Background: an optimization exercise with open tools, aiming at small area. Do not read the settings as production practice.
Only simulation tests tie the RTL to the original design; equivalence was not proved.

Fig. 1: floorplan with the power grid
The bar under the picture is 100 um long. Pins as bars on the die edge. Tap cells in grey.
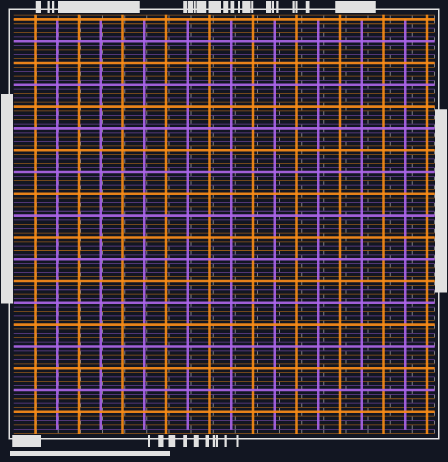
Fig. 2: cell classes on the final placement
The bar under the picture is 100 um long.
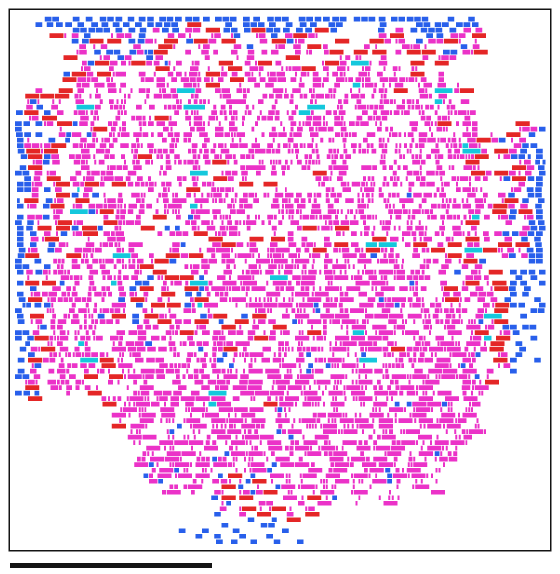
<file path="design/flow/config.mk">
export PLATFORM = sky130hd
export DESIGN_NAME = DSP48A1
export DESIGN_NICKNAME = DSP48A1
export VERILOG_FILES = /design/flow/design.v
export SDC_FILE = /design/flow/constraint.sdc
export NUM_CORES = 4
export LEC_CHECK = 0
export CAP_MARGIN = 20
export CORE_MARGIN = 2
export CORE_UTILIZATION = 40
export SLEW_MARGIN = 20
</file>
<file path="design/flow/constraint.sdc">
create_clock -name core_clock -period 7.5 [get_ports {clk}]
set_input_delay 1.5000 -clock core_clock [delete_from_list [all_inputs] [get_ports {clk}]]
set_output_delay 1.5000 -clock core_clock [all_outputs]
set_load 0.01 [all_outputs]
</file>
<file path="design/flow/design.v">
module sel_reg(D,clk,E,rst,out);
parameter size=18;
parameter z=1;
parameter RSTTYPE="SYNC";
input [size-1:0] D;
input clk,rst,E;
output [size-1:0]out;
reg [size-1:0]temp;
generate
    if (z) begin
        if(RSTTYPE=="SYNC")begin
            always @(posedge clk ) begin
                if(rst)temp<=0; 
                else if(E)temp<=D;
            end
        end
        else begin
            always @(posedge clk or posedge rst) begin
                if(rst)temp<=0;
                else if(E)temp<=D;
            end
        end
        assign out = temp;
    end
    else assign out=D;
endgenerate
endmodule
module DSP48A1(A,B,Bcin,C,D,carryin,M,P,carryout,carryoutF,clk,opmode,ceA,ceB,ceC,cecarryin,ceD,ceM,ceopmode,ceP,rstA,rstB,rstC,rstcarryin,rstD,rstM,rstopmode,rstP,Bcout,Pcin,Pcout);
parameter A0REG = 0; 
parameter A1REG = 1;
parameter B0REG = 0; 
parameter B1REG = 1;
parameter CREG = 1;
parameter DREG = 1;
parameter MREG = 1;
parameter PREG = 1;
parameter CARRYINREG = 1;
parameter CARRYOUTREG = 1;
parameter OPMODEREG = 1;
parameter CARRYINSEL ="OPMODE5";
parameter B_INPUT ="DIRECT";
parameter RSTTYPE ="SYNC";
input [17:0]A,B,D;
input [47:0]C,Pcin;
input [17:0]Bcin;
input clk,carryin;
input [7:0]opmode;
input rstA,rstB,rstM,rstP,rstC,rstD,rstcarryin,rstopmode;
input ceA,ceB,ceM,ceP,ceC,ceD,cecarryin,ceopmode;
output [17:0]Bcout;
output [47:0]Pcout,P;
output [35:0]M;
output carryout,carryoutF;
wire [17:0]Bmux_out;
wire [17:0]A0REG_out,B0REG_out,DREG_out,A1REG_out,adder1,adder1_mux_out,B1REG_out;
wire [47:0]CREG_out,PREG_out;
wire [35:0]multiply_out,MREG_out;
wire carryin_MUX_out,CIN;
wire [7:0] opmode_reg_out;
wire [47:0]DAB_conc;
wire [47:0]Xmux_out,Zmux_out,adder2_out;
wire [35:0] M_buff ;
wire carry ;
reg [47:0]reg_X_temp,reg_Z_temp;
assign Bmux_out=(B_INPUT =="DIRECT")? B :(B_INPUT =="CASCADE")? Bcin:0;
sel_reg #(18,A0REG,RSTTYPE) _A0REG(A,clk,ceA,rstA,A0REG_out); 
sel_reg #(18,A1REG,RSTTYPE) _A1REG(A0REG_out,clk,ceA,rstA,A1REG_out); 
sel_reg #(18,B0REG,RSTTYPE) _B0REG(Bmux_out,clk,ceB,rstB,B0REG_out); 
sel_reg #(48,CREG,RSTTYPE) _CREG (C,clk,ceC,rstC,CREG_out); 
sel_reg #(18,DREG,RSTTYPE) _DREG (D,clk,ceD,rstD,DREG_out); 
sel_reg #(8,OPMODEREG,RSTTYPE) _OPMODEREG(opmode,clk,ceopmode,rstopmode,opmode_reg_out); 
assign adder1=(opmode_reg_out[6])? (DREG_out-B0REG_out) : (DREG_out+B0REG_out); 
assign adder1_mux_out=(opmode_reg_out[4])? adder1 : B0REG_out;
sel_reg #(18,B1REG,RSTTYPE) _B1REG(adder1_mux_out,clk,ceB,rstB,B1REG_out);  
assign Bcout=B1REG_out;
assign multiply_out=A1REG_out*B1REG_out;
sel_reg #(36,MREG,RSTTYPE) _MREG (multiply_out,clk,ceM,rstM,MREG_out); 
assign M_buff=MREG_out;
assign M = M_buff;
assign carryin_MUX_out=(CARRYINSEL =="OPMODE5")? opmode_reg_out[5]:(CARRYINSEL =="CARRYIN")? carryin : 0;
sel_reg #(1,CARRYINREG,RSTTYPE) _CYI(carryin_MUX_out,clk,cecarryin,rstcarryin,CIN);
always @(*) begin
    case (opmode_reg_out[1:0])
        0:reg_X_temp=0;
        1:reg_X_temp={12'b0,MREG_out};
        2:reg_X_temp=Pcout;
        3:reg_X_temp=DAB_conc;
    endcase
end
assign DAB_conc={DREG_out[11:0],A1REG_out,B1REG_out};
assign Xmux_out=reg_X_temp;
always @(*) begin
    case (opmode_reg_out[3:2])
        0:reg_Z_temp=0;
        1:reg_Z_temp=Pcin;
        2:reg_Z_temp=Pcout;
        3:reg_Z_temp=CREG_out;
    endcase
end
assign Zmux_out=reg_Z_temp;
assign {carry,adder2_out}=(opmode_reg_out[7])?(Zmux_out-(Xmux_out+CIN)):(Zmux_out+Xmux_out+CIN);
sel_reg #(48,PREG,RSTTYPE) _PREG (adder2_out,clk,ceP,rstP,P);
assign Pcout=P;
sel_reg #(1,CARRYOUTREG,RSTTYPE) _CARRYOUTREG (carry,clk,cecarryin,rstcarryin,carryout);
assign carryoutF=carryout;
endmodule
</file>
<file path="design/flow/run.sh">
#!/bin/bash
# synth_recipe.tcl (not shown) runs the flow's synth.tcl, then flattens the netlist and writes it again
# the make line also repeats each setting of config.mk as NAME=value (left out here)
make -C /OpenROAD-flow-scripts/flow DESIGN_CONFIG=/design/flow/config.mk WORK_HOME=/design/flow/orfs CLKGATE_MAP_FILE= SYNTH_SCRIPT=/design/flow/synth_recipe.tcl finish
</file>
==> metrics.yaml <==
status:
  status: "no timing/DRC/antenna violations"
clock_tree:
  ctsHoldBuffers: 0
  numCtsBuffers: 17
  clk_pin_slew_ns: 0.08
power_and_ir_drop:
  total_power_mw: 4.71
  power.density_nw_per_um2: 147
yosys:
  synthDominantCellAreaShare_pct: 18.9
  synthTopCellsByArea: "fa_1 19%, dfxtp_1 14%, ha_1 12%"
  async_reset_ff_share_pct: 0
  synth-seq-area-share_pct: 14.2
  synth.distinct_cells: 89
  syn-cell-area_sq_um: 27700
  yosysTopAreaCell: "fa_1"
  synth_ff_type: "dfxtp_1"
  synth_edf_count: 0
  synthCells: 3328
  synthesis.nets: 4050
finish:
  layout-drive-gt1-share_pct: 6.62
  layout_common_cells: "440 x inv_1, 320 x clkdlybuf4s50_1, 300 x nand2_1"
  fill_cells: 6787
  area_delta_synth_final_pct: 15.6
  final_cell_count_no_fill: 4435
worst_setup_path:
  path_delay_family: "adder cells"
  r2r_start: "_B1REG.temp[3]"
  cp_slowest_cell: "dfxtp_1"
  path_common_cell: "fa_1"
  required_ns: 7.94
  cpPeakStageDelay_ns: 0.91
  path_max_fanout: 21
  crit_type: "reg2reg"
  arrival_ns: 7.50
sta:
  setup_violations: 0
  rsz0062_at_grt: "no"
  slew_headroom_pct: 26.9
  timing.final.ws_setup_ns: 0.441
  worstMarginPinSlew_ns: 1.09
  fmax_mhz: 142
  period_needed_ns: 7.06
  fin_tns_setup_ns: 0
placement:
  port_buffers: 326
  place_inst: 4401
hold_path:
  hp-class: "reg2reg"
global_routing:
  grt_pass1_wl_mm: 136
  antenna_found_initial: 3
  grt_max_degree: 55
  grt_pass1_vias: 23155
  overflow: 0
route:
  dr.pass1.iters: 7
  vias: 23547
  drcViolationCount: 0
  ant_nets: 0
  drt-wirelength-per-cell_um: 19.9
floorplanning:
  die-area_sq_um: 71300
  initial_core_util_pct: 40.3
Back to the opening pictures, Fig. 1:
| colour | net |
|---|---|
| orange | VSS |
| purple | VDD |
met1 rails: 97
tap cells: 931
met4 straps: 19
met5 straps: 19
maximum VDD drop: 169 uV
Die Wd: 267 um

Back to the opening pictures, Fig. 2:
| colour | class | cells | share of their area |
|---|---|---|---|
| red | flip-flops | 196 | 13% |
| blue | other buffers and delay cells | 393 | 12% |
| magenta | all other logic | 2881 | 73% |
| cyan | clock drivers and dummy loads | 32 | 2.0% |
Core Box Area: 68600 sq um
final core occ: 46.6%
fin area: 32000 sq um
fraction of area in registers: 12.3%

-- cell type report --
type                       count  area (sq um)  share of cell area, %
clock inverter                14           180                  0.563
timing repair buffer         393          3740                   11.7
antenna                        2          5.00                 0.0157
inverter                     443          1660                   5.20
tap                          931          1160                   3.64
clock buffer                  18           429                   1.34
multi-input combinational   2438         20900                   65.3
sequential                   196          3930                   12.3
-- metal layers --
layer	global-route usage [%]	part of all wire [%]
met5	0	0.015
met4	7.27	2.5
met3	4.44	6.1
met2	38.7	44
met1	35.3	47
-- logic make-up after synthesis --
kind of cell	Yosys count	synth area share, %
adders and majority gates	528	31.0
buffers and inverters	694	10.4
muxes	236	8.92
DFF	196	14.2
and+or+nand+nor	940	15.8
xor gates and xnor gates	135	4.27
AOI/OAI and AO/OA	599	15.4
-- report_power, final --
part / switching, mW / internal (mW)
Combinational: 1.32 / 1.06
Sequential: 0.172 / 1.13
Clock: 0.537 / 0.481
Total: 2.03 / 2.68
-- final timing paths --
kind               endpoint  slack [ns]  depth (start not counted)
min          _CREG.temp[17]        0.49                          2
min reg2reg  _CREG.temp[17]        0.49                          2
max          _MREG.temp[35]        0.44                         21
max reg2reg  _MREG.temp[35]        0.44                         21

## separate check: timing with driven ports
No port has a modelled driver above. Below, the same layout with a new extraction and two added sets of constraints.
Step 1: set_driving_cell puts a clkbuf_16 on clk and a buf_2 on each other input, an assumption about the parent block.
Step 2 adds t to the input delays and takes it off the output delays; t is the mean of the earliest and latest rising clock arrival at the registers after step 1. Input paths then give back, and output paths get back, about the clock's delay inside the block.
a / b / c = ideal ports / drivers / drivers and shift; a / b = the first two.
t, ns: 0.581
setup WS [ns]: 0.441 / 0.441 / 0.441
hold slack, ns: 0.495 / 0.495 / 0.495
worst register clock-pin slew, ns: 0.09 / 0.09
After both steps setup and hold are still met in this run. The setup slack of this run moves by 0.000 ns with the drivers and by 0.000 ns with both steps.
